This is an optimization exercise on Yosys and OpenROAD, whose aim is small area and a short achievable clock period, not a production implementation. RTL that was checked went through simulation tests only; none was proved equivalent to the original. Not every run is shown, and edits may drop behaviour that the tests do not exercise. No functional check of the RTL was part of runs 2 to 5. Power figures rest on the tool's default switching activity, not on a simulated workload.

$ cat flow/config.mk
export PLATFORM = sky130hd
export DESIGN_NAME = alu
export DESIGN_NICKNAME = alu
export VERILOG_FILES = /design/flow/design.v
export SDC_FILE = /design/flow/constraint.sdc
export NUM_CORES = 4
export LEC_CHECK = 0
export CAP_MARGIN = 20
export CORE_MARGIN = 2
export CORE_UTILIZATION = 40
export SLEW_MARGIN = 20
$ cat flow/constraint.sdc
create_clock -name core_clock -period 5.2 [get_ports {clk}]
set_input_delay 1.0400 -clock core_clock [delete_from_list [all_inputs] [get_ports {clk}]]
set_output_delay 1.0400 -clock core_clock [all_outputs]
set_load 0.01 [all_outputs]
$ cat flow/design.v
module alu(clk,a,b,s,out,rst);
	input [31:0] a,b;
	input [2:0] s;
	input clk,rst;
	output reg [31:0] out;
	always @(posedge clk)
	begin
		if(rst)
			out<=0;
		else
		begin
			case(s)
				3'b000: out <= a+b;
				3'b001: out <= a-b;
				3'b010: out <= a&b;
				3'b011: out <= a|b;
				3'b100: out <= a^b;
				3'b101: out <= ~a;
				3'b110: out <= a>>b;
				3'b111: out <= a<<b;
			endcase 
		end	 	
	end
endmodule
$ cat flow/run.sh
#!/bin/bash
# synth_recipe.tcl (not shown) runs the flow's synth.tcl, then flattens the netlist and writes it again
# the make line also repeats each setting of config.mk as NAME=value (left out here)
make -C /OpenROAD-flow-scripts/flow DESIGN_CONFIG=/design/flow/config.mk WORK_HOME=/design/flow/orfs CLKGATE_MAP_FILE= SYNTH_SCRIPT=/design/flow/synth_recipe.tcl finish
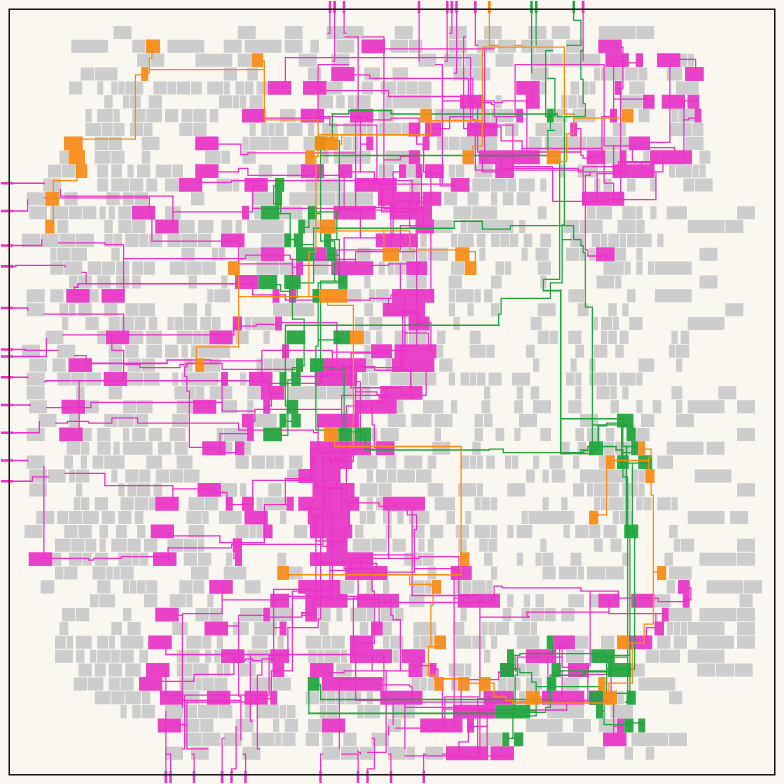
(run_1/port_nets.png)
| port | color | direction | end cells | buffers | wire |
|---|---|---|---|---|---|
| `s` | green | input | 54 | 6 | 1250 um |
| `a` | magenta | input | 188 | 34 | 4150 um |
| `rst` | orange | input | 40 | 2 | 644 um |

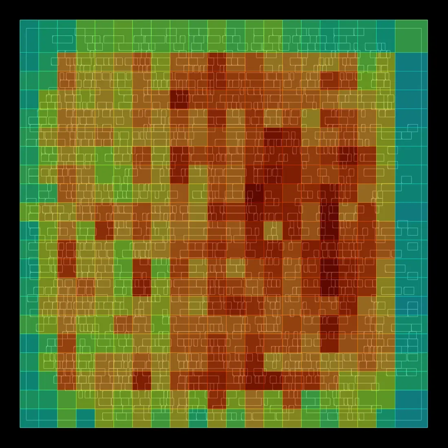
(run_1/final_congestion.png)
M1 GR Usage: 0.529
final core utilization: 0.517

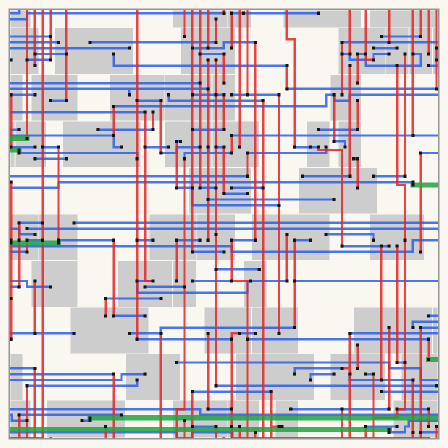
(run_1/zoom.png)
Region (25, 25) to (50, 50) um. Cells in gray, sequential cells in the stronger gray; small squares are vias.
| layer | color |
|---|---|
| met1 | blue |
| met2 | red |
| met3 | green |
cells with their middle in the window: 41
most frequent: ha_1 (8), buf_4 (7), xnor2_1 (4)
sequential cells in the window: 0

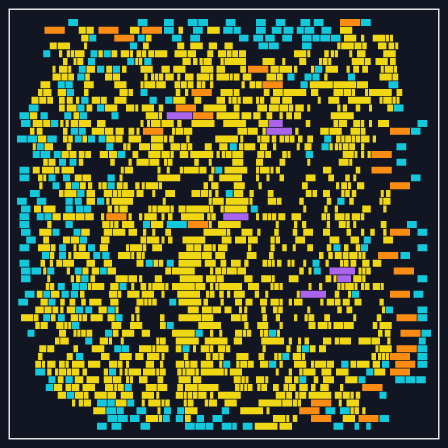
(run_1/cell_classes.png)
| class | color | cells | share of their area |
|---|---|---|---|
| other buffers and delay cells | cyan | 248 | 20% |
| all other logic | yellow | 1031 | 72% |
| flops | orange | 32 | 6.1% |
| clock drivers and dummy loads | purple | 7 | 1.5% |

==> notes.md, run 1 <==
* Crit-path slowest cell: or4_4
* Hold Crit Class: in -> reg
* Htree depth at 2
* Main combinational cell family by area after synthesis: compound AO/OA/AOI/OAI gates
* Ys Warns at 1
* WL final at roughly 41000 um
* Syn Area/Cell at 7.49 sq um
* Syn Nets at ~1300
* Share of layout cells above drive strength 1 at 0.180
* Setup violators final at 0
* Overflow after GRT at 0
* Top flop regs: out (32)
* Clk slew on worst S/H paths at 70 ps
* CTS Buf Count at 5
* Detailed-route wire length per cell at between 20 and 30 um
* Post-Synthesis Cells at 1137
* Clk network pwr share at 0.185
* Most frequent cell after synthesis: nor2_1
* Largest net degree at the start of global routing at 64
* Comb power frac at 0.661
* Share of power burned in registers at 0.154
* Worst slack at placement at -238 ps
* Clock sinks at 32
* Psw at approximately 840 uW
* Crit start category: primary input
* Mean number of vias per cell at 6.48
* Rows at 53
* Fin. max-slew vios at 0
* Outcome: timing/DRC/antenna clean
* Core footprint at around 21000 sq um
* GP Congestion at approximately 1.0
* Half-perimeter wire length after placement at 32000 um
* Commonest cells post-synth: nor2_1 (127), nand2_1 (107), ha_1 (96), inv_1 (67), a21oi_1 (63)
* Power Density at between 150 and 200 nW/um^2
* EDFF count, synth at 0
==> run 1: per-stage QoR <==
step           cell area (sq um)  hold WS, ps  cells
2_1_floorplan               8520         1270   1137
3_5_place_dp               10700         1770   1586
6_report                   10800         1590   1593
3_3_place_gp               10700         1770   1586
4_1_cts                    10800         1590   1593
5_1_grt                    10800         1640   1593
==> run 1: worst max-delay path, delay by kind of cell <==
kind            cells  cell delay [ps]
simple gates        4             1380
compound gates      5             1200
buf+inv             4              960
xor+xnor            2              330
fa+ha+maj           1              310
==> run 1: final timing paths <==
kind  endpoint  start  slack [ps]  cells after the start
max    out[24]   b[4]         130                     16
min     out[0]   b[0]        1590                      6
==> run 1: per-layer routing <==
| metal | GRT usage | wire length [um] |
|---|---|---|
| met5 | 0 | 0 |
| met4 | 0.101 | 1200 |
| met3 | 0.0869 | 5400 |
| met2 | 0.521 | 16900 |
| met1 | 0.529 | 17200 |
==> run 1: cells by family (layout without fill, tap and decap cells) <==
kind of cell	after synthesis	in the layout
muxes	112	112
buffers and inverters	144	325
adders and majority gates	97	97
DFF	32	32
and+or+nand+nor	365	365
xor gates and xnor gates	51	51
AOI/OAI and AO/OA	336	336
==> run 1: layout make-up <==
cell class / instances / area, sq um
flip-flops and latches: 32 / 641
repair buffers: 248 / 2110
clock buffers: 7 / 153
multi-input cells: 961 / 7330
well taps: 275 / 344
fillers: 2145 / 10100
inverters: 70 / 263
==> run 1: cells in the final DEF, fill, tap and decap left out, types with 16 or more instances in the layout <==
cell type	instances
buf_4	148
nor2_1	126
nand2_1	107
ha_1	96
clkdlybuf4s50_1	96
inv_1	67
a21oi_1	63
o21ai_0	61
mux2i_1	50
mux4_2	42
xnor2_1	40
nor3_1	35
dfxtp_1	32
o22ai_1	29
a211oi_1	27
a31oi_1	23
mux2_2	16
==> run 1: power by group through the flow <==
| stage | clock (mW) | sequential, mW | combinational [mW] |
|---|---|---|---|
| global placement | 0 | 0.289 | 1.18 |
| global route | 0.349 | 0.285 | 1.29 |
| floorplan | 0 | 0.296 | 0.616 |
| finish | 0.340 | 0.284 | 1.22 |
| detailed placement | 0 | 0.288 | 1.18 |
| CTS | 0.341 | 0.283 | 1.18 |
==> run 2: a larger rewrite; changed files in full <==
==> flow/design.v <==
module alu(clk,a,b,s,out,rst);
	input [31:0] a,b;
	input [2:0] s;
	input clk,rst;
	output reg [31:0] out;
	wire sub  = ~s[2] & ~s[1] & s[0];    
	wire yinv = ~s[1] & s[0];            
	wire yone = s[2] & ~s[1] & s[0];     
	wire [31:0] y = yone ? 32'hffffffff : (b ^ {32{yinv}});
	wire [31:0] g = a & y;
	wire [31:0] p = (a ^ (b & ~{32{yone}})) ^ {32{yinv}};
	wire G0c;
	wire g1_1;
	wire g1_3;
	wire p1_3;
	wire g1_5;
	wire p1_5;
	wire g1_7;
	wire p1_7;
	wire g1_9;
	wire p1_9;
	wire g1_11;
	wire p1_11;
	wire g1_13;
	wire p1_13;
	wire g1_15;
	wire p1_15;
	wire g1_17;
	wire p1_17;
	wire g1_19;
	wire p1_19;
	wire g1_21;
	wire p1_21;
	wire g1_23;
	wire p1_23;
	wire g1_25;
	wire p1_25;
	wire g1_27;
	wire p1_27;
	wire g1_29;
	wire p1_29;
	wire g1_31;
	wire p1_31;
	wire g2_3;
	wire g2_7;
	wire p2_7;
	wire g2_11;
	wire p2_11;
	wire g2_15;
	wire p2_15;
	wire g2_19;
	wire p2_19;
	wire g2_23;
	wire p2_23;
	wire g2_27;
	wire p2_27;
	wire g2_31;
	wire p2_31;
	wire g3_7;
	wire g3_15;
	wire p3_15;
	wire g3_23;
	wire p3_23;
	wire g3_31;
	wire p3_31;
	wire g4_15;
	wire g4_31;
	wire p4_31;
	wire g5_31;
	wire g6_23;
	wire g7_11;
	wire g7_19;
	wire g7_27;
	wire g8_5;
	wire g8_9;
	wire g8_13;
	wire g8_17;
	wire g8_21;
	wire g8_25;
	wire g8_29;
	wire g9_2;
	wire g9_4;
	wire g9_6;
	wire g9_8;
	wire g9_10;
	wire g9_12;
	wire g9_14;
	wire g9_16;
	wire g9_18;
	wire g9_20;
	wire g9_22;
	wire g9_24;
	wire g9_26;
	wire g9_28;
	wire g9_30;
	assign G0c = g[0] | (p[0] & sub);
	assign g1_1 = g[1] | (p[1] & G0c);
	assign g1_3 = g[3] | (p[3] & g[2]);
	assign p1_3 = p[3] & p[2];
	assign g1_5 = g[5] | (p[5] & g[4]);
	assign p1_5 = p[5] & p[4];
	assign g1_7 = g[7] | (p[7] & g[6]);
	assign p1_7 = p[7] & p[6];
	assign g1_9 = g[9] | (p[9] & g[8]);
	assign p1_9 = p[9] & p[8];
	assign g1_11 = g[11] | (p[11] & g[10]);
	assign p1_11 = p[11] & p[10];
	assign g1_13 = g[13] | (p[13] & g[12]);
	assign p1_13 = p[13] & p[12];
	assign g1_15 = g[15] | (p[15] & g[14]);
	assign p1_15 = p[15] & p[14];
	assign g1_17 = g[17] | (p[17] & g[16]);
	assign p1_17 = p[17] & p[16];
	assign g1_19 = g[19] | (p[19] & g[18]);
	assign p1_19 = p[19] & p[18];
	assign g1_21 = g[21] | (p[21] & g[20]);
	assign p1_21 = p[21] & p[20];
	assign g1_23 = g[23] | (p[23] & g[22]);
	assign p1_23 = p[23] & p[22];
	assign g1_25 = g[25] | (p[25] & g[24]);
	assign p1_25 = p[25] & p[24];
	assign g1_27 = g[27] | (p[27] & g[26]);
	assign p1_27 = p[27] & p[26];
	assign g1_29 = g[29] | (p[29] & g[28]);
	assign p1_29 = p[29] & p[28];
	assign g1_31 = g[31] | (p[31] & g[30]);
	assign p1_31 = p[31] & p[30];
	assign g2_3 = g1_3 | (p1_3 & g1_1);
	assign g2_7 = g1_7 | (p1_7 & g1_5);
	assign p2_7 = p1_7 & p1_5;
	assign g2_11 = g1_11 | (p1_11 & g1_9);
	assign p2_11 = p1_11 & p1_9;
	assign g2_15 = g1_15 | (p1_15 & g1_13);
	assign p2_15 = p1_15 & p1_13;
	assign g2_19 = g1_19 | (p1_19 & g1_17);
	assign p2_19 = p1_19 & p1_17;
	assign g2_23 = g1_23 | (p1_23 & g1_21);
	assign p2_23 = p1_23 & p1_21;
	assign g2_27 = g1_27 | (p1_27 & g1_25);
	assign p2_27 = p1_27 & p1_25;
	assign g2_31 = g1_31 | (p1_31 & g1_29);
	assign p2_31 = p1_31 & p1_29;
	assign g3_7 = g2_7 | (p2_7 & g2_3);
	assign g3_15 = g2_15 | (p2_15 & g2_11);
	assign p3_15 = p2_15 & p2_11;
	assign g3_23 = g2_23 | (p2_23 & g2_19);
	assign p3_23 = p2_23 & p2_19;
	assign g3_31 = g2_31 | (p2_31 & g2_27);
	assign p3_31 = p2_31 & p2_27;
	assign g4_15 = g3_15 | (p3_15 & g3_7);
	assign g4_31 = g3_31 | (p3_31 & g3_23);
	assign p4_31 = p3_31 & p3_23;
	assign g5_31 = g4_31 | (p4_31 & g4_15);
	assign g6_23 = g3_23 | (p3_23 & g4_15);
	assign g7_11 = g2_11 | (p2_11 & g3_7);
	assign g7_19 = g2_19 | (p2_19 & g4_15);
	assign g7_27 = g2_27 | (p2_27 & g6_23);
	assign g8_5 = g1_5 | (p1_5 & g2_3);
	assign g8_9 = g1_9 | (p1_9 & g3_7);
	assign g8_13 = g1_13 | (p1_13 & g7_11);
	assign g8_17 = g1_17 | (p1_17 & g4_15);
	assign g8_21 = g1_21 | (p1_21 & g7_19);
	assign g8_25 = g1_25 | (p1_25 & g6_23);
	assign g8_29 = g1_29 | (p1_29 & g7_27);
	assign g9_2 = g[2] | (p[2] & g1_1);
	assign g9_4 = g[4] | (p[4] & g2_3);
	assign g9_6 = g[6] | (p[6] & g8_5);
	assign g9_8 = g[8] | (p[8] & g3_7);
	assign g9_10 = g[10] | (p[10] & g8_9);
	assign g9_12 = g[12] | (p[12] & g7_11);
	assign g9_14 = g[14] | (p[14] & g8_13);
	assign g9_16 = g[16] | (p[16] & g4_15);
	assign g9_18 = g[18] | (p[18] & g8_17);
	assign g9_20 = g[20] | (p[20] & g7_19);
	assign g9_22 = g[22] | (p[22] & g8_21);
	assign g9_24 = g[24] | (p[24] & g6_23);
	assign g9_26 = g[26] | (p[26] & g8_25);
	assign g9_28 = g[28] | (p[28] & g7_27);
	assign g9_30 = g[30] | (p[30] & g8_29);
	wire [31:0] c;
	assign c[0] = sub;
	assign c[1] = G0c;
	assign c[2] = g1_1;
	assign c[3] = g9_2;
	assign c[4] = g2_3;
	assign c[5] = g9_4;
	assign c[6] = g8_5;
	assign c[7] = g9_6;
	assign c[8] = g3_7;
	assign c[9] = g9_8;
	assign c[10] = g8_9;
	assign c[11] = g9_10;
	assign c[12] = g7_11;
	assign c[13] = g9_12;
	assign c[14] = g8_13;
	assign c[15] = g9_14;
	assign c[16] = g4_15;
	assign c[17] = g9_16;
	assign c[18] = g8_17;
	assign c[19] = g9_18;
	assign c[20] = g7_19;
	assign c[21] = g9_20;
	assign c[22] = g8_21;
	assign c[23] = g9_22;
	assign c[24] = g6_23;
	assign c[25] = g9_24;
	assign c[26] = g8_25;
	assign c[27] = g9_26;
	assign c[28] = g7_27;
	assign c[29] = g9_28;
	assign c[30] = g8_29;
	assign c[31] = g9_30;
	wire sel_add;
	wire [31:0] sum = ({32{sel_add}} & p) ^ ({32{sel_add}} & c);
	wire left = s[0];
	wire [31:0] x;
	wire [31:0] t;
	genvar i;
	generate for (i = 0; i < 32; i = i + 1) begin : rv
		assign x[i] = left ? a[31-i] : a[i];
	end endgenerate
	assign t = x >> b[4:0];
	wire big = |b[31:5];
	wire run = ~rst;
	assign sel_add = run & ~s[2] & ~s[1];
	wire sel_g   = run & ~s[2] & s[1];              
	wire sel_p   = run & ((s[1] & s[0] & ~s[2]) | (s[2] & ~s[1]));   
	wire sel_shr = run & s[2] & s[1] & ~s[0] & ~big;
	wire sel_shl = run & s[2] & s[1] & s[0] & ~big;
	wire [31:0] r;
	generate for (i = 0; i < 32; i = i + 1) begin : om
		assign r[i] = sum[i] | (sel_g & g[i]) | (sel_p & p[i])
		            | (sel_shr & t[i]) | (sel_shl & t[31-i]);
	end endgenerate
	always @(posedge clk)
		out <= r;
endmodule
==> flow/config.mk <==
export PLATFORM = sky130hd
export DESIGN_NAME = alu
export DESIGN_NICKNAME = alu
export VERILOG_FILES = /design/flow/design.v
export SDC_FILE = /design/flow/constraint.sdc
export NUM_CORES = 4
export LEC_CHECK = 0
export ABC_AREA = 1
export CAP_MARGIN = 20
export CORE_MARGIN = 2
export CORE_UTILIZATION = 40
export SLEW_MARGIN = 20
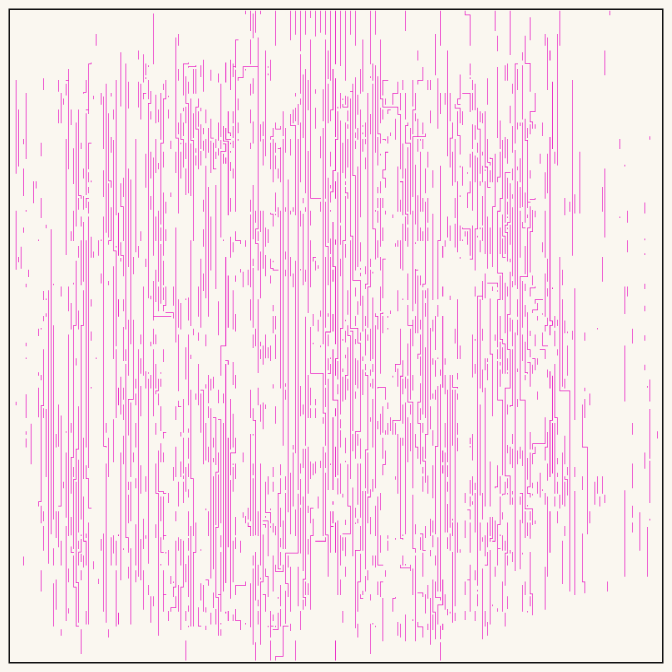
(run_2/met2.png)
nets with wire on the layer: 899
wire length on this layer: 9300 um
longest straight run: 64.6 um
main direction: vertical
share of all routed wire: 39%

==> run 2 against run 1 <==
- setup slack improved by 1100 ps
- cell area shrank 38%
- global-route usage fell by 3.6 points
- sequential share of layout area rose by 3.7 points
- largest cell class unchanged
- power shrank 30%
- area after synthesis decreased by 37%
- flip-flop and latch count unchanged
- critical path type unchanged
- final cell count decreased by 20%
- via count is 32% lower
- largest power group unchanged
==> notes.md, run 2 <==
* Setup violators final at 0
* MaxCap Viol Count at 0
* Most frequent cells in the layout: nand2_1 (317), o21ai_0 (129), inv_1 (112), clkdlybuf4s50_1 (99), nor2_1 (96)
* WL final at 23600 um
* Outcome: timing/DRC/antenna clean
* Cells on Worst Hold Path at 4
* Overflow after GRT at 0
* Commonest cells post-synth: nand2_1 (317), o21ai_0 (129), inv_1 (112), nor2_1 (96), a21oi_1 (39)
* Htree depth at 2
* Commonest non-fill, non-tap cell in the layout: nand2_1
* Hold Crit Class: in -> reg
* Mean number of vias per cell at ~5.5
* Power Density at approximately 190 nW/um^2
* Rows at 42
* Via Count at between 7000 and 8000
* Most frequent cell after synthesis: nand2_1
* Fin. max-slew vios at 0
* Half-perimeter wire length after placement at slightly below 20000 um
* Final core utilization at 0.505
* Largest net degree at the start of global routing at 42
* FILL cells at approximately 1500
* CTS Buf Count at 5
* GP Congestion at just under 1
* Core footprint at 13200 sq um
* Share of layout cells above drive strength 1 at 0.0756
* Syn Area/Cell at roughly 5.3 sq um
* Synth unique cells at 51
* Post-synth top area share at 0.220
* Top flop regs: out (32)
* Detailed-route wire length per cell at about 19 um
* Crit start category: primary input
* Clk slew on worst S/H paths at ~60 ps
* Seq/Total Area, Yosys at 0.119
* Fmax at roughly 250 MHz
* Post-Synthesis Cells at just over 1000
* Storage cell area at between 600 and 700 sq um
* Post-synth ARST share at 0
* EDFF count, synth at 0
* Ys Warns at 1
* Min-delay src: a[10]
* Tmin final at approximately 4000 ps
* Multi-input gate area at 4040 sq um
* Syn Nets at 1092
* Clock sinks at 32
* WHS Endpoint: out[11]
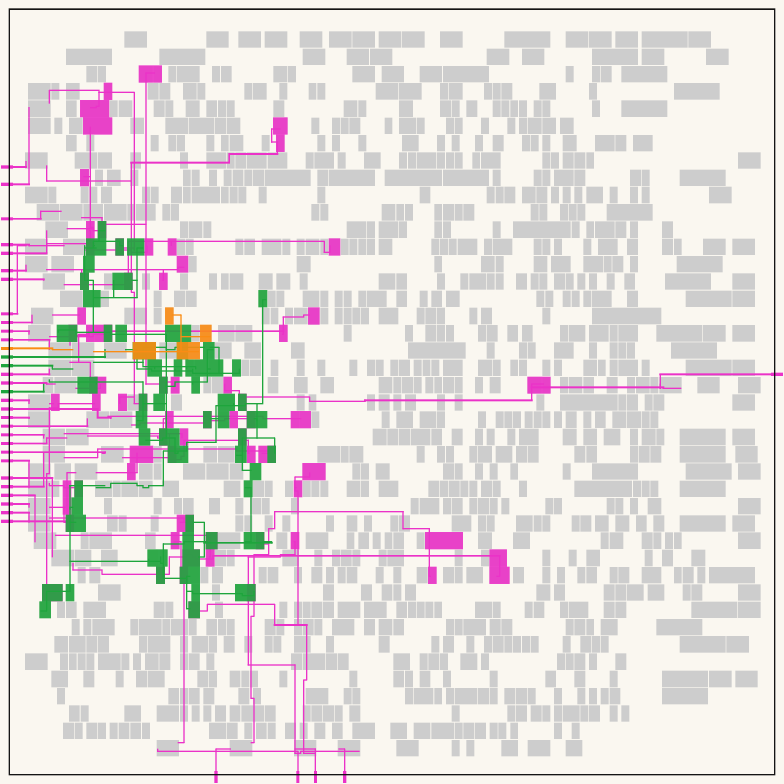
(run_2/port_nets.png)
| port | color | direction | end cells | buffers | wire |
|---|---|---|---|---|---|
| `rst` | orange | input | 5 | 1 | 37.9 um |
| `a` | magenta | input | 77 | 32 | 1350 um |
| `s` | green | input | 71 | 4 | 413 um |

==> run 2: worst max-delay path, cell delays in order <==
cell and delay (ps):
clkdlybuf4s50_1 530, inv_2 130, nand2_4 230, nor2_2 390, nand2_1 120, nand3_1 230, nand2_2 160, inv_2 80
nand2_1 70, nand2_1 100, nand2_1 60, o211ai_1 100, nor2_2 80, nand2_2 100, nand2_1 70, nand2_2 110
nand2_1 80, nand2_1 100, nand2_2 70, nand2_1 60, nand2_1 80, nand3_1 80, o211ai_1 100
==> run 2: worst max path at each step <==
| stage | from | end | depth (start not counted) |
|---|---|---|---|
| floorplan | s[0] | out[27] | 24 |
| detailed placement | s[1] | out[26] | 25 |
| finish | s[1] | out[26] | 23 |
| CTS | s[1] | out[26] | 25 |
| global route | s[0] | out[26] | 24 |
| global placement | s[1] | out[23] | 26 |
==> run 2: logic make-up (layout without fill, tap and decap cells) <==
logic type                Yosys count  count (layout)  share of synthesized area
buffers and inverters             178             253                      0.134
muxes                              21              21                     0.0389
and+or+nand+nor                   517             517                      0.403
DFF                                32              32                      0.119
AOI/OAI and AO/OA                 273             273                      0.301
xor gates and xnor gates            2               2                    0.00463
==> run 2: layout make-up <==
cell class                      instances  area share
Clock buffer                            6      0.0193
Clock inverter                          2     0.00524
Inverter                              125      0.0702
Multi-Input combinational cell        813       0.605
Sequential cell                        32      0.0958
Tap cell                              176      0.0329
Timing Repair Buffer                  120       0.171
==> run 2: routing by layer <==
metal	up-vias	share of wire	track usage
li1	3534	-	-
met1	3057	0.45	0.480
met2	420	0.39	0.460
met3	50	0.11	0.0599
met4	2	0.042	0.129
met5	-	0.00055	0
==> run 2: per-stage QoR <==
step                instance area (sq um)  instances  setup slack [ps]  total power, mW  hold WS [ps]
floorplan                            5410       1023              2160            0.680          1250
global placement                     6520       1266              1050            0.940          1770
detailed placement                   6520       1266               982            0.935          1770
CTS                                  6680       1274              1260             1.28          1640
global route                         6680       1274               859             1.37          1690
finish                               6680       1274              1190             1.29          1660
==> run 2: where the power goes <==
group / switching (mW) / total (mW) / internal (mW)
clock network: 0.111 / 0.337 / 0.225
logic: 0.423 / 0.669 / 0.246
registers: 0.00694 / 0.280 / 0.273
total: 0.541 / 1.29 / 0.744
## Run 3: what changed since run 2
--- a/flow/config.mk
+++ b/flow/config.mk
@@ -9,4 +9,5 @@
 export CAP_MARGIN = 20
 export CORE_MARGIN = 2
 export CORE_UTILIZATION = 40
+export SETUP_SLACK_MARGIN = 1.5
 export SLEW_MARGIN = 20
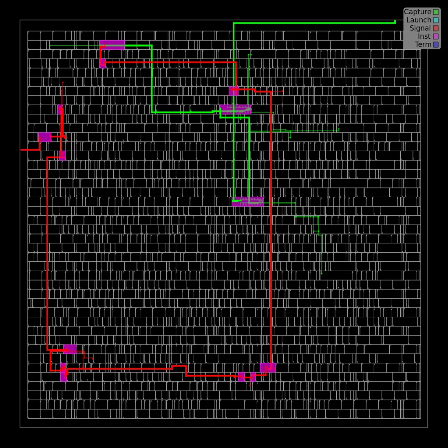
(run_3/final_worst_path.png)
Fin Setup TNS: 0 ps
setup ws final: 1660 ps
Tmin final: 3540 ps
filler-free cell count of the finished design: 1282

==> run 3 against run 2 <==
- sequential power is essentially flat
- clock-buffer cell count is the same
- flip-flop and latch count is the same
- core utilization grew 1.2 points
- still clean
- non-clock buffer count grew 6
==> notes.md, run 3 <==
* Most frequent cells in the layout: nand2_1 (317), o21ai_0 (128), inv_1 (111), nor2_1 (96), clkdlybuf4s50_1 (95)
* Overflow after GRT at 0
* I/O Buffers at 100
* Seq/Total Area, Yosys at 0.119
* Period utilization at 0.682
* Share of layout cells above drive strength 1 at 0.0877
* FILL cells at 1465
* Rows at 42
* Min-delay src: s[1]
* Overall power at 1.30 mW
* Half-perimeter wire length after placement at between 15000 and 20000 um
* Fin. max-slew vios at 0
* CP arrival at between 3000 and 4000 ps
* Via Count at 7144
* EDFF count, synth at 0
* Largest net degree at the start of global routing at 42
* Cells on Worst Hold Path at 5
* Syn Area/Cell at between 5 and 6 sq um
* Top flop regs: out (32)
* Core footprint at about 13000 sq um
* Hold Slack at roughly 1400 ps
* Final instance area at around 6800 sq um
* Post-synth ARST share at 0
* WL final at about 24000 um
* GP Congestion at 0.967
* Most used cell, CP: o21ai_0
* CP Buf/Inv Count at 2
* Crit path largest cell delay at 520 ps
* Synth unique cells at slightly above 50
* Top cells by area, synth: nand2_1 (22%), o21ai_0 (12%), dfxtp_1 (12%)
* Final core utilization at 0.516
* Fmax at approximately 280 MHz
* Outcome: timing/DRC/antenna clean
* Post-synth top area share at 0.220
* MaxCap Viol Count at 0
* Multi-input gate area at roughly 4000 sq um
* Die Wd at between 100 and 150 um
* Max FFs per register at 32
* Most frequent cell after synthesis: nand2_1
* Area post-placement at 6520 sq um
* Clock sinks at 32
* WHS Endpoint: out[0]
* Clk slew on worst S/H paths at roughly 60 ps
* Hold Crit Class: in -> reg
* CTS Buf Count at 5
* Storage cell area at 641 sq um
* Crit start category: primary input
* Setup violators final at 0
* Top reg by flops: out
* Htree depth at 2
* Ys Warns at 1
* CP top delay family: compound AO/OA/AOI/OAI gates
* Power Density at roughly 190 nW/um^2
* Clock root cell: clkbuf_16
* CP Cell Sequence: clkdlybuf4s50_1 > inv_1 > o21ai_0 > mux2i_1 > nand2_1 > o21ai_0 > o21ai_0 > nor2_1 > o31ai_2 > a211oi_1 > o21ai_0
* Commonest non-fill, non-tap cell in the layout: nand2_1
* Post-Synthesis Cells at just over 1000
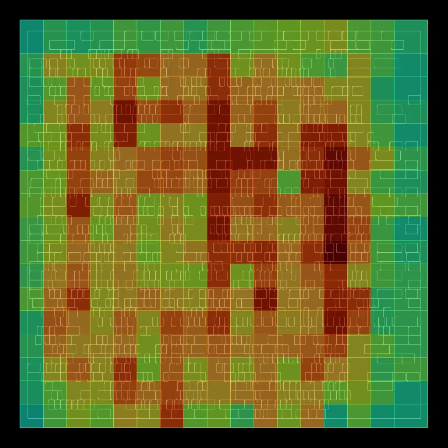
(run_3/final_congestion.png)
GR Util met2: 0.460
GR peak layer: met1
M1 GR Usage: 0.480
detailed-route wire length per cell: 18.7 um
GR Util met3: 0.0599

run 3: cell counts after synthesis:
Identical to the previous run, type by type.
run 3: final cells by class:
class	count	area share
Tap cell	176	0.0322
Clock inverter	2	0.00512
Multi-Input combinational cell	814	0.598
Timing Repair Buffer	126	0.182
Inverter	125	0.0699
Sequential cell	32	0.0937
Clock buffer	6	0.0188
Timing Repair inverter	1	0.000732
run 3: where the power goes:
| part | switching, mW | internal (mW) |
|---|---|---|
| logic | 0.431 | 0.254 |
| clock network | 0.111 | 0.225 |
| registers | 0.00694 | 0.273 |
| total | 0.549 | 0.752 |
run 3: routing by layer:
metal  vias up  wire (um)  share of wire  GRT usage
met5         -         13        0.00054          0
met4         2       1030          0.043      0.129
met3        50       2730           0.11     0.0599
met2       432       9500           0.40      0.460
met1      3105      10800           0.45      0.480
li1       3555          -              -          -
run 3: worst max-delay path by stage:
stage	from	to	slack, ps	depth (start not counted)
after CTS	s[0]	out[23]	1500	12
final	a[11]	out[11]	1660	11
after detailed placement	s[1]	out[26]	980	25
after floorplan	s[0]	out[27]	2160	24
after global placement	s[1]	out[23]	1050	26
after global routing	b[1]	out[26]	1490	23
run 3: logic make-up (layout without fill, tap and decap cells):
group,after synthesis,count (layout),synth area share
xor+xnor,2,2,0.00463
mux,21,21,0.0389
buf+inv,178,260,0.134
compound gates,273,273,0.301
simple gates,517,518,0.403
flops,32,32,0.119
run 3: timing repair:
| item | 4_1_cts | 5_1_grt |
|---|---|---|
| buffers inserted | 2 | 3 |
| pin swaps | 1 | 2 |
| gates cloned | 0 | 3 |
| resized for setup | 5 | 26 |
| endpoints found under the setup margin | 14 | 27 |
run 3: per-stage QoR:
step                std cells  setup WS, ps
CTS                      1276          1500
detailed placement       1266           982
finish                   1282          1660
floorplan                1023          2160
global placement         1266          1050
global route             1282          1490
## Run 4: what changed since run 3
--- a/flow/config.mk
+++ b/flow/config.mk
@@ -9,5 +9,5 @@
 export CAP_MARGIN = 20
 export CORE_MARGIN = 2
 export CORE_UTILIZATION = 40
-export SETUP_SLACK_MARGIN = 1.5
+export SETUP_SLACK_MARGIN = 2.5
 export SLEW_MARGIN = 20
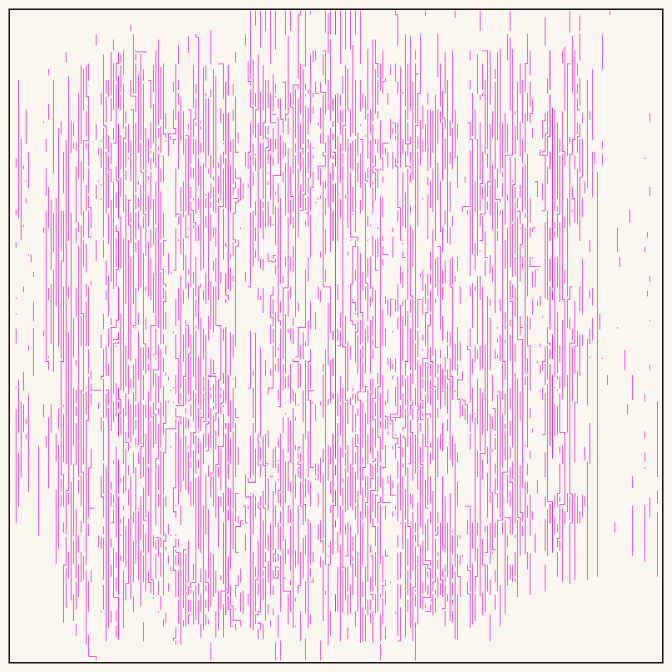
(run_4/met2.png)
wire length on this layer: 12600 um
main direction: vertical
longest straight run: 74.5 um
GR Util met2: 0.556
Via Count: 8449

==> run 4 against run 3 <==
- first-iteration DRC count is 45% higher
- largest power group unchanged
- largest cell class unchanged
- via count is 18% higher
- synthesized cell count stayed put
- highest routed layer is now met4
==> notes.md, run 4 <==
* Top cells by area, synth: nand2_1 (22%), o21ai_0 (12%), dfxtp_1 (12%)
* WL final at about 29000 um
* Mean number of vias per cell at between 6 and 7
* Rows at 42
* I/O Buffers at 100
* Critical path peak fanout at 4
* Htree depth at 2
* Fmax at 315 MHz
* GP Congestion at 0.986
* Largest net degree at the start of global routing at 30
* Share of layout cells above drive strength 1 at 0.399
* Seq/Total Area, Yosys at 0.119
* Syn Nets at around 1100
* Synth unique cells at between 50 and 60
* CP arrival at 3330 ps
* Post-synth top area share at 0.220
* Most frequent cell after synthesis: nand2_1
* Hold Crit Class: in -> reg
* Syn Area/Cell at around 5.3 sq um
* Final core utilization at 0.712
* Fin Setup TNS at 0 ps
* Most frequent cells in the layout: nand2_1 (252), buf_4 (97), inv_1 (75), nor2_1 (66), nand2_2 (60)
* Clock root cell: clkbuf_16
* Overflow after GRT at 0
* Tmin final at ~3200 ps
* EDFF count, synth at 0
* Ant. Diodes at 0
* Crit start category: primary input
* Core footprint at ~13000 sq um
* Area post-placement at ~6500 sq um
* Final instance area at about 9400 sq um
* Ys Warns at 1
* Outcome: timing/DRC/antenna clean
* Fin. max-slew vios at 0
* Top flop regs: out (32)
* Period utilization at 0.611
* Commonest cells post-synth: nand2_1 (317), o21ai_0 (129), inv_1 (112), nor2_1 (96), a21oi_1 (39)
* CTS Buf Count at 5
* Clk slew on worst S/H paths at 50 ps
* Post-Synthesis Cells at ~1000
* Top reg by flops: out
* MaxCap Viol Count at 0
* Max FFs per register at 32
* Setup ws final at between 2000 and 2500 ps
* Post-synth ARST share at 0
* Die Wd at between 100 and 150 um
* Setup violators final at 0
* FILL cells at around 1100
* Worst slack at placement at approximately 970 ps
* Half-perimeter wire length after placement at 18900 um
* Clock sinks at 32
* Hold buffer count at cts at 0
* Power Density at ~170 nW/um^2
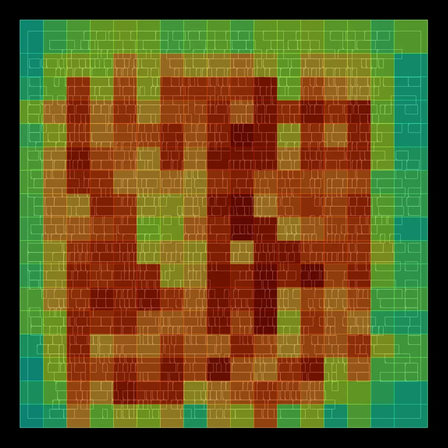
(run_4/final_congestion.png)
GR Util met3: 0.0929
GR peak layer: met2
detailed-route wire length per cell: 21.1 um
total track usage: 0.373
M1 GR Usage: 0.502

## run 4: cell counts after synthesis
Identical to the previous run, type by type.
## run 4: worst paths after layout
kind,depth (start not counted),slack [ps],start,endpoint
worst max-delay path,18,2020,b[9],out[28]
worst min-delay path,4,1260,s[0],out[0]
## run 4: critical path, stage by stage
cell and delay (ps):
clkdlybuf4s50_1 470, inv_2 70, o21ai_4 160, nor2_2 70, o21ai_1 160, inv_1 100
a21oi_4 190, nor2_2 70, nor2_2 190, nand2_4 100, nand2_4 70, nand2_4 70
nand2_4 80, nand2_4 60, buf_4 140, buf_6 110, nor2_4 80, o221ai_2 100
## run 4: stage by stage
stage               std cells  hold slack (ps)  power [mW]
floorplan                1023             1250       0.684
global placement         1262             1770       0.931
detailed placement       1262             1770       0.929
CTS                      1365             1280        1.45
global route             1395             1250        1.69
finish                   1395             1260        1.62
## run 4: cell type report
class                           instances  area [sq um]  area share
Timing Repair inverter                  1          7.51    0.000796
Sequential cell                        32           641      0.0679
Inverter                              125           505      0.0536
Timing Repair Buffer                  238          2540       0.270
Tap cell                              176           220      0.0234
Multi-Input combinational cell        816          5360       0.568
Clock buffer                            7           153      0.0162
## run 4: report_power, final
part | internal (mW) | switching (mW)
logic | 0.437 | 0.599
registers | 0.273 | 0.00641
clock network | 0.201 | 0.105
## run 4: kinds of logic after synthesis
logic type / share of synthesized area
AOI/OAI and AO/OA: 0.301
xor gates and xnor gates: 0.00463
buffers and inverters: 0.134
DFF: 0.119
muxes: 0.0389
and+or+nand+nor: 0.403
## run 4: metal layers
metal  vias to the layer above  track usage  wire [um]
li1                       3826            -          -
met1                      3834        0.502      11400
met2                       661        0.556      12600
met3                       128       0.0929       3550
met4                         0        0.178       1850
met5                         -       0.0110          0
## run 4: repair_timing
action / 4_1_cts / 5_1_grt
setup buffers: 79 / 30
resized for setup: 399 / 199
hold endpoints to repair: 0 / 0
cloned: 17 / 0
pin swaps: 96 / 89
endpoints found under the setup margin: 32 / 32
==> run 5: a larger rewrite; changed files in full <==
==> flow/design.v <==
module alu(clk,a,b,s,out,rst);
	input [31:0] a,b;
	input [2:0] s;
	input clk,rst;
	output reg [31:0] out;
	wire sub  = ~s[2] & ~s[1] & s[0];    
	wire yinv = ~s[1] & s[0];            
	wire yone = s[2] & ~s[1] & s[0];     
	wire [31:0] y = yone ? 32'hffffffff : (b ^ {32{yinv}});
	wire [31:0] g = a & y;
	wire [31:0] p = (a ^ (b & ~{32{yone}})) ^ {32{yinv}};
	wire G0c;
	wire g1_1;
	wire g1_3;
	wire p1_3;
	wire g1_5;
	wire p1_5;
	wire g1_7;
	wire p1_7;
	wire g1_9;
	wire p1_9;
	wire g1_11;
	wire p1_11;
	wire g1_13;
	wire p1_13;
	wire g1_15;
	wire p1_15;
	wire g1_17;
	wire p1_17;
	wire g1_19;
	wire p1_19;
	wire g1_21;
	wire p1_21;
	wire g1_23;
	wire p1_23;
	wire g1_25;
	wire p1_25;
	wire g1_27;
	wire p1_27;
	wire g1_29;
	wire p1_29;
	wire g1_31;
	wire p1_31;
	wire g2_2;
	wire g2_3;
	wire g2_6;
	wire p2_6;
	wire g2_7;
	wire p2_7;
	wire g2_10;
	wire p2_10;
	wire g2_11;
	wire p2_11;
	wire g2_14;
	wire p2_14;
	wire g2_15;
	wire p2_15;
	wire g2_18;
	wire p2_18;
	wire g2_19;
	wire p2_19;
	wire g2_22;
	wire p2_22;
	wire g2_23;
	wire p2_23;
	wire g2_26;
	wire p2_26;
	wire g2_27;
	wire p2_27;
	wire g2_30;
	wire p2_30;
	wire g2_31;
	wire p2_31;
	wire g3_4;
	wire g3_5;
	wire g3_6;
	wire g3_7;
	wire g3_12;
	wire p3_12;
	wire g3_13;
	wire p3_13;
	wire g3_14;
	wire p3_14;
	wire g3_15;
	wire p3_15;
	wire g3_20;
	wire p3_20;
	wire g3_21;
	wire p3_21;
	wire g3_22;
	wire p3_22;
	wire g3_23;
	wire p3_23;
	wire g3_28;
	wire p3_28;
	wire g3_29;
	wire p3_29;
	wire g3_30;
	wire p3_30;
	wire g3_31;
	wire p3_31;
	wire g4_8;
	wire g4_9;
	wire g4_10;
	wire g4_11;
	wire g4_12;
	wire g4_13;
	wire g4_14;
	wire g4_15;
	wire g4_24;
	wire p4_24;
	wire g4_25;
	wire p4_25;
	wire g4_26;
	wire p4_26;
	wire g4_27;
	wire p4_27;
	wire g4_28;
	wire p4_28;
	wire g4_29;
	wire p4_29;
	wire g4_30;
	wire p4_30;
	wire g4_31;
	wire p4_31;
	wire g5_16;
	wire g5_17;
	wire g5_18;
	wire g5_19;
	wire g5_20;
	wire g5_21;
	wire g5_22;
	wire g5_23;
	wire g5_24;
	wire g5_25;
	wire g5_26;
	wire g5_27;
	wire g5_28;
	wire g5_29;
	wire g5_30;
	wire g5_31;
	assign G0c = g[0] | (p[0] & sub);
	assign g1_1 = g[1] | (p[1] & G0c);
	assign g1_3 = g[3] | (p[3] & g[2]);
	assign p1_3 = p[3] & p[2];
	assign g1_5 = g[5] | (p[5] & g[4]);
	assign p1_5 = p[5] & p[4];
	assign g1_7 = g[7] | (p[7] & g[6]);
	assign p1_7 = p[7] & p[6];
	assign g1_9 = g[9] | (p[9] & g[8]);
	assign p1_9 = p[9] & p[8];
	assign g1_11 = g[11] | (p[11] & g[10]);
	assign p1_11 = p[11] & p[10];
	assign g1_13 = g[13] | (p[13] & g[12]);
	assign p1_13 = p[13] & p[12];
	assign g1_15 = g[15] | (p[15] & g[14]);
	assign p1_15 = p[15] & p[14];
	assign g1_17 = g[17] | (p[17] & g[16]);
	assign p1_17 = p[17] & p[16];
	assign g1_19 = g[19] | (p[19] & g[18]);
	assign p1_19 = p[19] & p[18];
	assign g1_21 = g[21] | (p[21] & g[20]);
	assign p1_21 = p[21] & p[20];
	assign g1_23 = g[23] | (p[23] & g[22]);
	assign p1_23 = p[23] & p[22];
	assign g1_25 = g[25] | (p[25] & g[24]);
	assign p1_25 = p[25] & p[24];
	assign g1_27 = g[27] | (p[27] & g[26]);
	assign p1_27 = p[27] & p[26];
	assign g1_29 = g[29] | (p[29] & g[28]);
	assign p1_29 = p[29] & p[28];
	assign g1_31 = g[31] | (p[31] & g[30]);
	assign p1_31 = p[31] & p[30];
	assign g2_2 = g[2] | (p[2] & g1_1);
	assign g2_3 = g1_3 | (p1_3 & g1_1);
	assign g2_6 = g[6] | (p[6] & g1_5);
	assign p2_6 = p[6] & p1_5;
	assign g2_7 = g1_7 | (p1_7 & g1_5);
	assign p2_7 = p1_7 & p1_5;
	assign g2_10 = g[10] | (p[10] & g1_9);
	assign p2_10 = p[10] & p1_9;
	assign g2_11 = g1_11 | (p1_11 & g1_9);
	assign p2_11 = p1_11 & p1_9;
	assign g2_14 = g[14] | (p[14] & g1_13);
	assign p2_14 = p[14] & p1_13;
	assign g2_15 = g1_15 | (p1_15 & g1_13);
	assign p2_15 = p1_15 & p1_13;
	assign g2_18 = g[18] | (p[18] & g1_17);
	assign p2_18 = p[18] & p1_17;
	assign g2_19 = g1_19 | (p1_19 & g1_17);
	assign p2_19 = p1_19 & p1_17;
	assign g2_22 = g[22] | (p[22] & g1_21);
	assign p2_22 = p[22] & p1_21;
	assign g2_23 = g1_23 | (p1_23 & g1_21);
	assign p2_23 = p1_23 & p1_21;
	assign g2_26 = g[26] | (p[26] & g1_25);
	assign p2_26 = p[26] & p1_25;
	assign g2_27 = g1_27 | (p1_27 & g1_25);
	assign p2_27 = p1_27 & p1_25;
	assign g2_30 = g[30] | (p[30] & g1_29);
	assign p2_30 = p[30] & p1_29;
	assign g2_31 = g1_31 | (p1_31 & g1_29);
	assign p2_31 = p1_31 & p1_29;
	assign g3_4 = g[4] | (p[4] & g2_3);
	assign g3_5 = g1_5 | (p1_5 & g2_3);
	assign g3_6 = g2_6 | (p2_6 & g2_3);
	assign g3_7 = g2_7 | (p2_7 & g2_3);
	assign g3_12 = g[12] | (p[12] & g2_11);
	assign p3_12 = p[12] & p2_11;
	assign g3_13 = g1_13 | (p1_13 & g2_11);
	assign p3_13 = p1_13 & p2_11;
	assign g3_14 = g2_14 | (p2_14 & g2_11);
	assign p3_14 = p2_14 & p2_11;
	assign g3_15 = g2_15 | (p2_15 & g2_11);
	assign p3_15 = p2_15 & p2_11;
	assign g3_20 = g[20] | (p[20] & g2_19);
	assign p3_20 = p[20] & p2_19;
	assign g3_21 = g1_21 | (p1_21 & g2_19);
	assign p3_21 = p1_21 & p2_19;
	assign g3_22 = g2_22 | (p2_22 & g2_19);
	assign p3_22 = p2_22 & p2_19;
	assign g3_23 = g2_23 | (p2_23 & g2_19);
	assign p3_23 = p2_23 & p2_19;
	assign g3_28 = g[28] | (p[28] & g2_27);
	assign p3_28 = p[28] & p2_27;
	assign g3_29 = g1_29 | (p1_29 & g2_27);
	assign p3_29 = p1_29 & p2_27;
	assign g3_30 = g2_30 | (p2_30 & g2_27);
	assign p3_30 = p2_30 & p2_27;
	assign g3_31 = g2_31 | (p2_31 & g2_27);
	assign p3_31 = p2_31 & p2_27;
	assign g4_8 = g[8] | (p[8] & g3_7);
	assign g4_9 = g1_9 | (p1_9 & g3_7);
	assign g4_10 = g2_10 | (p2_10 & g3_7);
	assign g4_11 = g2_11 | (p2_11 & g3_7);
	assign g4_12 = g3_12 | (p3_12 & g3_7);
	assign g4_13 = g3_13 | (p3_13 & g3_7);
	assign g4_14 = g3_14 | (p3_14 & g3_7);
	assign g4_15 = g3_15 | (p3_15 & g3_7);
	assign g4_24 = g[24] | (p[24] & g3_23);
	assign p4_24 = p[24] & p3_23;
	assign g4_25 = g1_25 | (p1_25 & g3_23);
	assign p4_25 = p1_25 & p3_23;
	assign g4_26 = g2_26 | (p2_26 & g3_23);
	assign p4_26 = p2_26 & p3_23;
	assign g4_27 = g2_27 | (p2_27 & g3_23);
	assign p4_27 = p2_27 & p3_23;
	assign g4_28 = g3_28 | (p3_28 & g3_23);
	assign p4_28 = p3_28 & p3_23;
	assign g4_29 = g3_29 | (p3_29 & g3_23);
	assign p4_29 = p3_29 & p3_23;
	assign g4_30 = g3_30 | (p3_30 & g3_23);
	assign p4_30 = p3_30 & p3_23;
	assign g4_31 = g3_31 | (p3_31 & g3_23);
	assign p4_31 = p3_31 & p3_23;
	assign g5_16 = g[16] | (p[16] & g4_15);
	assign g5_17 = g1_17 | (p1_17 & g4_15);
	assign g5_18 = g2_18 | (p2_18 & g4_15);
	assign g5_19 = g2_19 | (p2_19 & g4_15);
	assign g5_20 = g3_20 | (p3_20 & g4_15);
	assign g5_21 = g3_21 | (p3_21 & g4_15);
	assign g5_22 = g3_22 | (p3_22 & g4_15);
	assign g5_23 = g3_23 | (p3_23 & g4_15);
	assign g5_24 = g4_24 | (p4_24 & g4_15);
	assign g5_25 = g4_25 | (p4_25 & g4_15);
	assign g5_26 = g4_26 | (p4_26 & g4_15);
	assign g5_27 = g4_27 | (p4_27 & g4_15);
	assign g5_28 = g4_28 | (p4_28 & g4_15);
	assign g5_29 = g4_29 | (p4_29 & g4_15);
	assign g5_30 = g4_30 | (p4_30 & g4_15);
	assign g5_31 = g4_31 | (p4_31 & g4_15);
	wire [31:0] c;
	assign c[0] = sub;
	assign c[1] = G0c;
	assign c[2] = g1_1;
	assign c[3] = g2_2;
	assign c[4] = g2_3;
	assign c[5] = g3_4;
	assign c[6] = g3_5;
	assign c[7] = g3_6;
	assign c[8] = g3_7;
	assign c[9] = g4_8;
	assign c[10] = g4_9;
	assign c[11] = g4_10;
	assign c[12] = g4_11;
	assign c[13] = g4_12;
	assign c[14] = g4_13;
	assign c[15] = g4_14;
	assign c[16] = g4_15;
	assign c[17] = g5_16;
	assign c[18] = g5_17;
	assign c[19] = g5_18;
	assign c[20] = g5_19;
	assign c[21] = g5_20;
	assign c[22] = g5_21;
	assign c[23] = g5_22;
	assign c[24] = g5_23;
	assign c[25] = g5_24;
	assign c[26] = g5_25;
	assign c[27] = g5_26;
	assign c[28] = g5_27;
	assign c[29] = g5_28;
	assign c[30] = g5_29;
	assign c[31] = g5_30;
	wire sel_add;
	wire [31:0] sum = ({32{sel_add}} & p) ^ ({32{sel_add}} & c);
	wire left = s[0];
	wire [31:0] x;
	wire [31:0] t;
	genvar i;
	generate for (i = 0; i < 32; i = i + 1) begin : rv
		assign x[i] = left ? a[31-i] : a[i];
	end endgenerate
	assign t = x >> b[4:0];
	wire big = |b[31:5];
	wire run = ~rst;
	assign sel_add = run & ~s[2] & ~s[1];
	wire sel_g   = run & ~s[2] & s[1];              
	wire sel_p   = run & ((s[1] & s[0] & ~s[2]) | (s[2] & ~s[1]));   
	wire sel_shr = run & s[2] & s[1] & ~s[0] & ~big;
	wire sel_shl = run & s[2] & s[1] & s[0] & ~big;
	wire [31:0] r;
	generate for (i = 0; i < 32; i = i + 1) begin : om
		assign r[i] = sum[i] | (sel_g & g[i]) | (sel_p & p[i])
		            | (sel_shr & t[i]) | (sel_shl & t[31-i]);
	end endgenerate
	always @(posedge clk)
		out <= r;
endmodule
==> flow/config.mk <==
export PLATFORM = sky130hd
export DESIGN_NAME = alu
export DESIGN_NICKNAME = alu
export VERILOG_FILES = /design/flow/design.v
export SDC_FILE = /design/flow/constraint.sdc
export NUM_CORES = 4
export LEC_CHECK = 0
export ABC_AREA = 1
export CAP_MARGIN = 20
export CORE_MARGIN = 2
export CORE_UTILIZATION = 40
export SLEW_MARGIN = 20
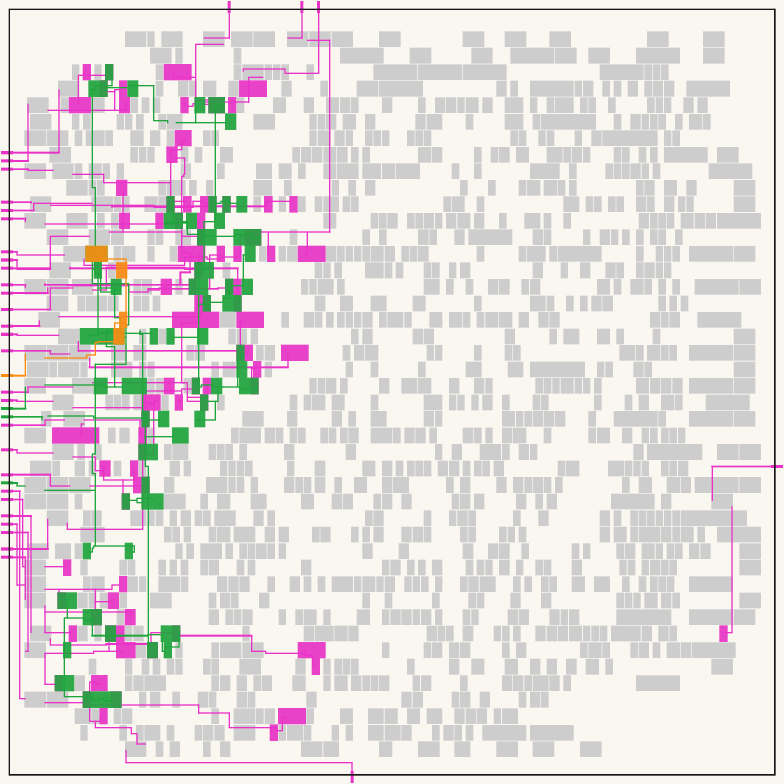
(run_5/port_nets.png)
| port | color | direction | end cells | buffers | wire |
|---|---|---|---|---|---|
| `a` | magenta | input | 89 | 32 | 1330 um |
| `rst` | orange | input | 4 | 1 | 40.9 um |
| `s` | green | input | 77 | 4 | 504 um |

==> run 5 against run 4 <==
- still clean on timing, DRC and antenna
- synthesized cell count is 14% higher
- global-route usage is 6.9 points lower
- combinational power is 32% lower
- via count is 7.9% lower
- wire length decreased by 16%
- fmax down 15%
- power fell by 17%
- first-iteration DRC count shrank 44%
- clock-buffer cell count stayed put
- critical path depth up 1
- core utilization is 22 points lower
- critical endpoint is now out[21]
- largest cell class unchanged
==> notes.md, run 5 <==
* I/O Buffers at 100
* Post-synth top area share at 0.255
* Syn Nets at 1233
* WL final at around 25000 um
* CP arrival at about 3900 ps
* Top reg by flops: out
* Via Count at around 8000
* Top flop regs: out (32)
* Post-synth ARST share at 0
* Overflow after GRT at 0
* EDFF count, synth at 0
* CP Cell Sequence: clkdlybuf4s50_1 > inv_2 > nand2_4 > buf_4 > nand2_1 > nand3_1 > nand3_1 > nand2_1 > nand2_1 > nand2_1 > nand2_1 > nand2_2 > nand2_1 > nand2_2 > nand2_2 > nand2_4 > nand2_1 > nand4_1 > nand3_1
* Fin. max-slew vios at 0
* Core footprint at 14500 sq um
* CP Buf/Inv Count at 3
* Hold buffer count at cts at 0
* Fin Setup TNS at 0 ps
* Total track usage at 0.304
* Crit start category: primary input
* Worst slack at placement at roughly 1200 ps
* Ys Warns at 1
* CTS Buf Count at 5
* Area post-placement at 7000 sq um
* Largest net degree at the start of global routing at 44
* Setup violators final at 0
* CP top delay family: simple AND/OR/NAND/NOR gates
* Critical path peak fanout at 32
* Htree depth at 2
* Period utilization at 0.723
* Tmin final at approximately 3800 ps
* Top cells by area, synth: nand2_1 (25%), nand3_1 (12%), dfxtp_1 (11%)
* Setup ws final at 1440 ps
* Outcome: timing/DRC/antenna clean
* Post-CTS setup buffers at 0
* Crit path largest cell delay at ~650 ps
* Final instance area at just over 7000 sq um
* Mean number of vias per cell at ~5.5
* Clk slew on worst S/H paths at 50 ps
* Die Wd at 126 um
* CP Depth at 19
* Synth unique cells at 42
* Commonest cells post-synth: nand2_1 (403), nand3_1 (146), inv_1 (127), nor2_1 (90), o21ai_0 (86)
* Clock root cell: clkbuf_16
* Share of layout cells above drive strength 1 at 0.0659
* GP Congestion at ~1.0
* Ant. Diodes at 0
* Most frequent cell after synthesis: nand2_1
* Seq/Total Area, Yosys at 0.108
* Syn Area/Cell at around 5.1 sq um
* Rows at 44
* CTS resizes at 0
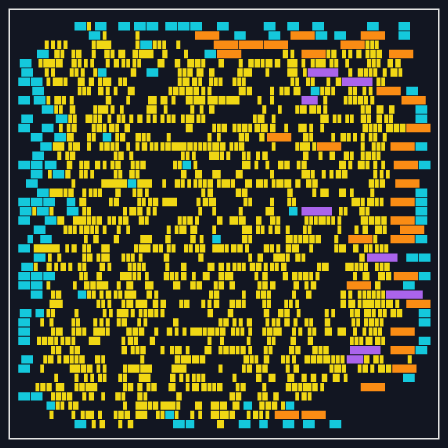
(run_5/cell_classes.png)
| class | color | cells | share of their area |
|---|---|---|---|
| other buffers and delay cells | cyan | 116 | 16% |
| flops | orange | 32 | 9.2% |
| all other logic | yellow | 1073 | 72% |
| clock drivers and dummy loads | purple | 8 | 2.6% |

-- run 5: cell types whose count changed in the layout (fill, tap and decap cells not counted), moves of 37 or more --
cell	delta
buf_4	-81
nand2_1	+151
dlygate4sd2_1	-40
o21ai_0	+59
nand3_1	+121
nand2_2	-47
o21ai_2	-55
clkdlybuf4s50_1	+60
inv_1	+52
o21ai_1	-37
-- run 5: cell type report --
class                      instances  area [sq um]
clock inverter                     1          30.0
fill                            1649          7350
sequential                        32           641
tap                              184           230
inverter                         138           518
multi-input combinational        935          4500
timing repair buffer             116          1120
clock buffer                       7           153
-- run 5: worst min-delay path by stage --
stage                     slack, ps  cells after the start  endpoint    from
final                          1620                      6    out[0]    s[0]
after global routing           1660                      6    out[0]    s[0]
after CTS                      1600                      6    out[0]    s[0]
after detailed placement       1770                      1    out[5]  out[5]
after global placement         1770                      1    out[7]  out[7]
after floorplan                1280                      3   out[16]     rst
-- run 5: metrics by stage --
stage / utilization / instances / hold slack, ps
2_1_floorplan: - / 1164 / 1280
3_3_place_gp: 0.482 / 1405 / 1770
3_5_place_dp: 0.482 / 1405 / 1770
4_1_cts: 0.494 / 1413 / 1600
5_1_grt: 0.494 / 1413 / 1660
6_report: 0.494 / 1413 / 1620
-- run 5: kinds of logic (layout without fill, tap and decap cells) --
family	count (synthesis)	in the layout	share of synthesized area
xor+xnor	1	1	0.00148
compound gates	192	192	0.197
buf+inv	197	262	0.136
simple gates	724	724	0.528
mux	18	18	0.0303
flops	32	32	0.108
-- run 5: routing by layer --
layer	share of wire	global-route usage	vias up
met4	0.035	0.115	0
met2	0.40	0.433	392
met3	0.11	0.0544	39
li1	-	-	3959
met1	0.46	0.451	3391
met5	0	0	-
-- run 5: power breakdown --
group | switching (mW) | internal (mW)
clock network | 0.112 | 0.252
logic | 0.453 | 0.251
registers | 0.00720 | 0.273

==> screenshots <==
Metal 2.
panel A
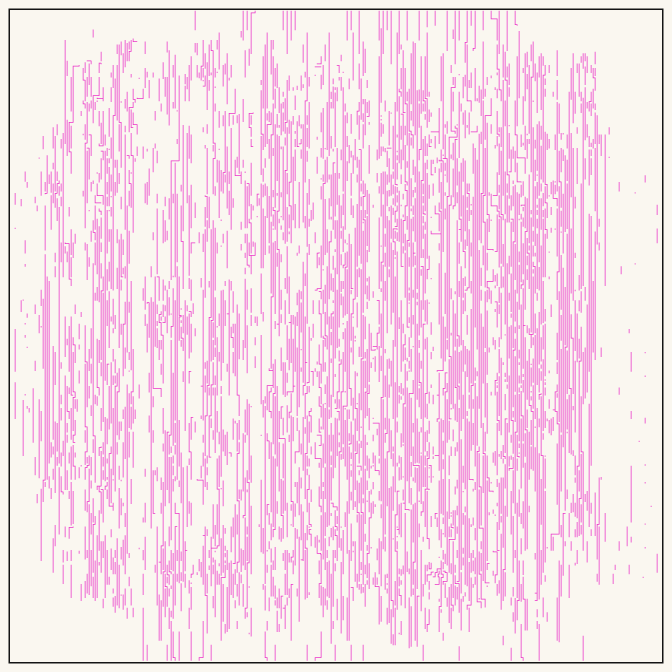
panel B
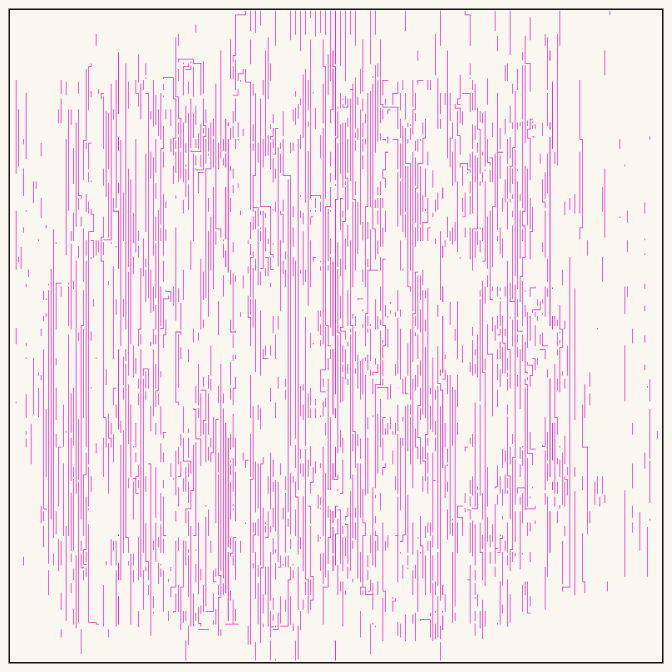
panel C
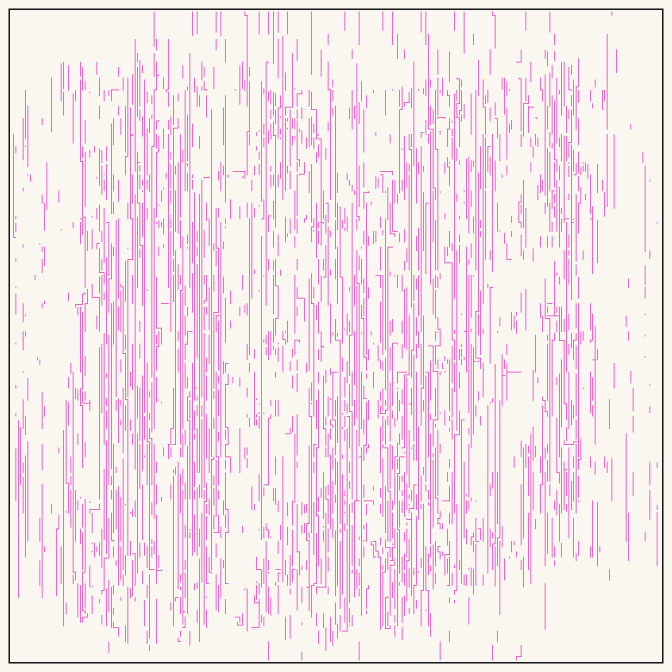
Panel C comes from run 5.
Panel B comes from run 3.
Panel A comes from run 1.


==> gallery <==
Placed cells, one color a class.
shot_01.png
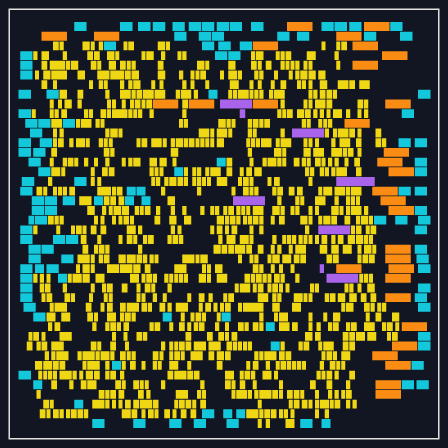
shot_02.png
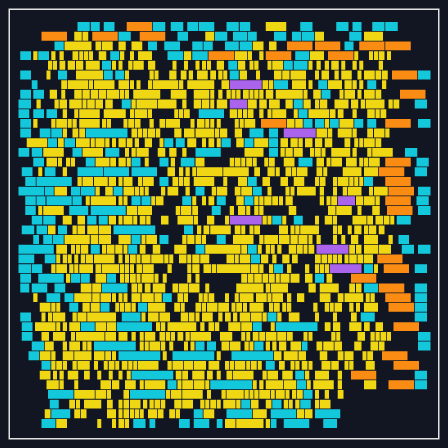
shot_02.png -> run 4
shot_01.png -> run 2
Of these, highest utilization: shot_02.png

Key to shot_01.png:
| class | color | cells | share of their area |
|---|---|---|---|
| clock drivers and dummy loads | purple | 8 | 2.5% |
| all other logic | yellow | 938 | 70% |
| other buffers and delay cells | cyan | 120 | 18% |
| flops | orange | 32 | 9.9% |

## static timing again, ports no longer ideal
The results above use ideal ports. As a check the final layouts listed here were re-extracted and re-timed, cells and wires unchanged. Step 1 (the two cells are an assumption about what drives the block):
set clk [get_ports {clk}]
set_driving_cell -lib_cell sky130_fd_sc_hd__clkbuf_16 $clk
set_driving_cell -lib_cell sky130_fd_sc_hd__buf_2 [delete_from_list [all_inputs] $clk]
Step 2 times the ports against the registers' clock, not the clock port: input delays grow and output delays shrink by t, the midpoint of the rising clock arrivals with the driver on. Slacks: no drivers / after step 1 / after step 2; pairs: no drivers / after step 1.
| run | shift t [ns] | slack for setup (ns) | hold slack, ns | worst slew at a driven data input, ns |
|---|---|---|---|---|
| run 1 | 0.348 | 0.133 / 0.159 / -0.189 | 1.592 / 1.569 / 1.788 | 0.04 |
| run 2 | 0.316 | 1.186 / 1.198 / 0.882 | 1.665 / 1.650 / 1.784 | 0.04 |
| run 3 | 0.317 | 1.656 / 1.669 / 1.352 | 1.419 / 1.408 / 1.725 | 0.04 |
| run 4 | 0.318 | 2.021 / 1.982 / 1.664 | 1.259 / 1.385 / 1.702 | 0.20 |
| run 5 | 0.319 | 1.440 / 1.454 / 1.135 | 1.618 / 1.600 / 1.785 | 0.05 |
Met with ideal ports but missed after step 2: setup timing in run 1. For run 4, which loses most, drivers alone change the setup slack by -0.039 ns; drivers and shift together by -0.357 ns.
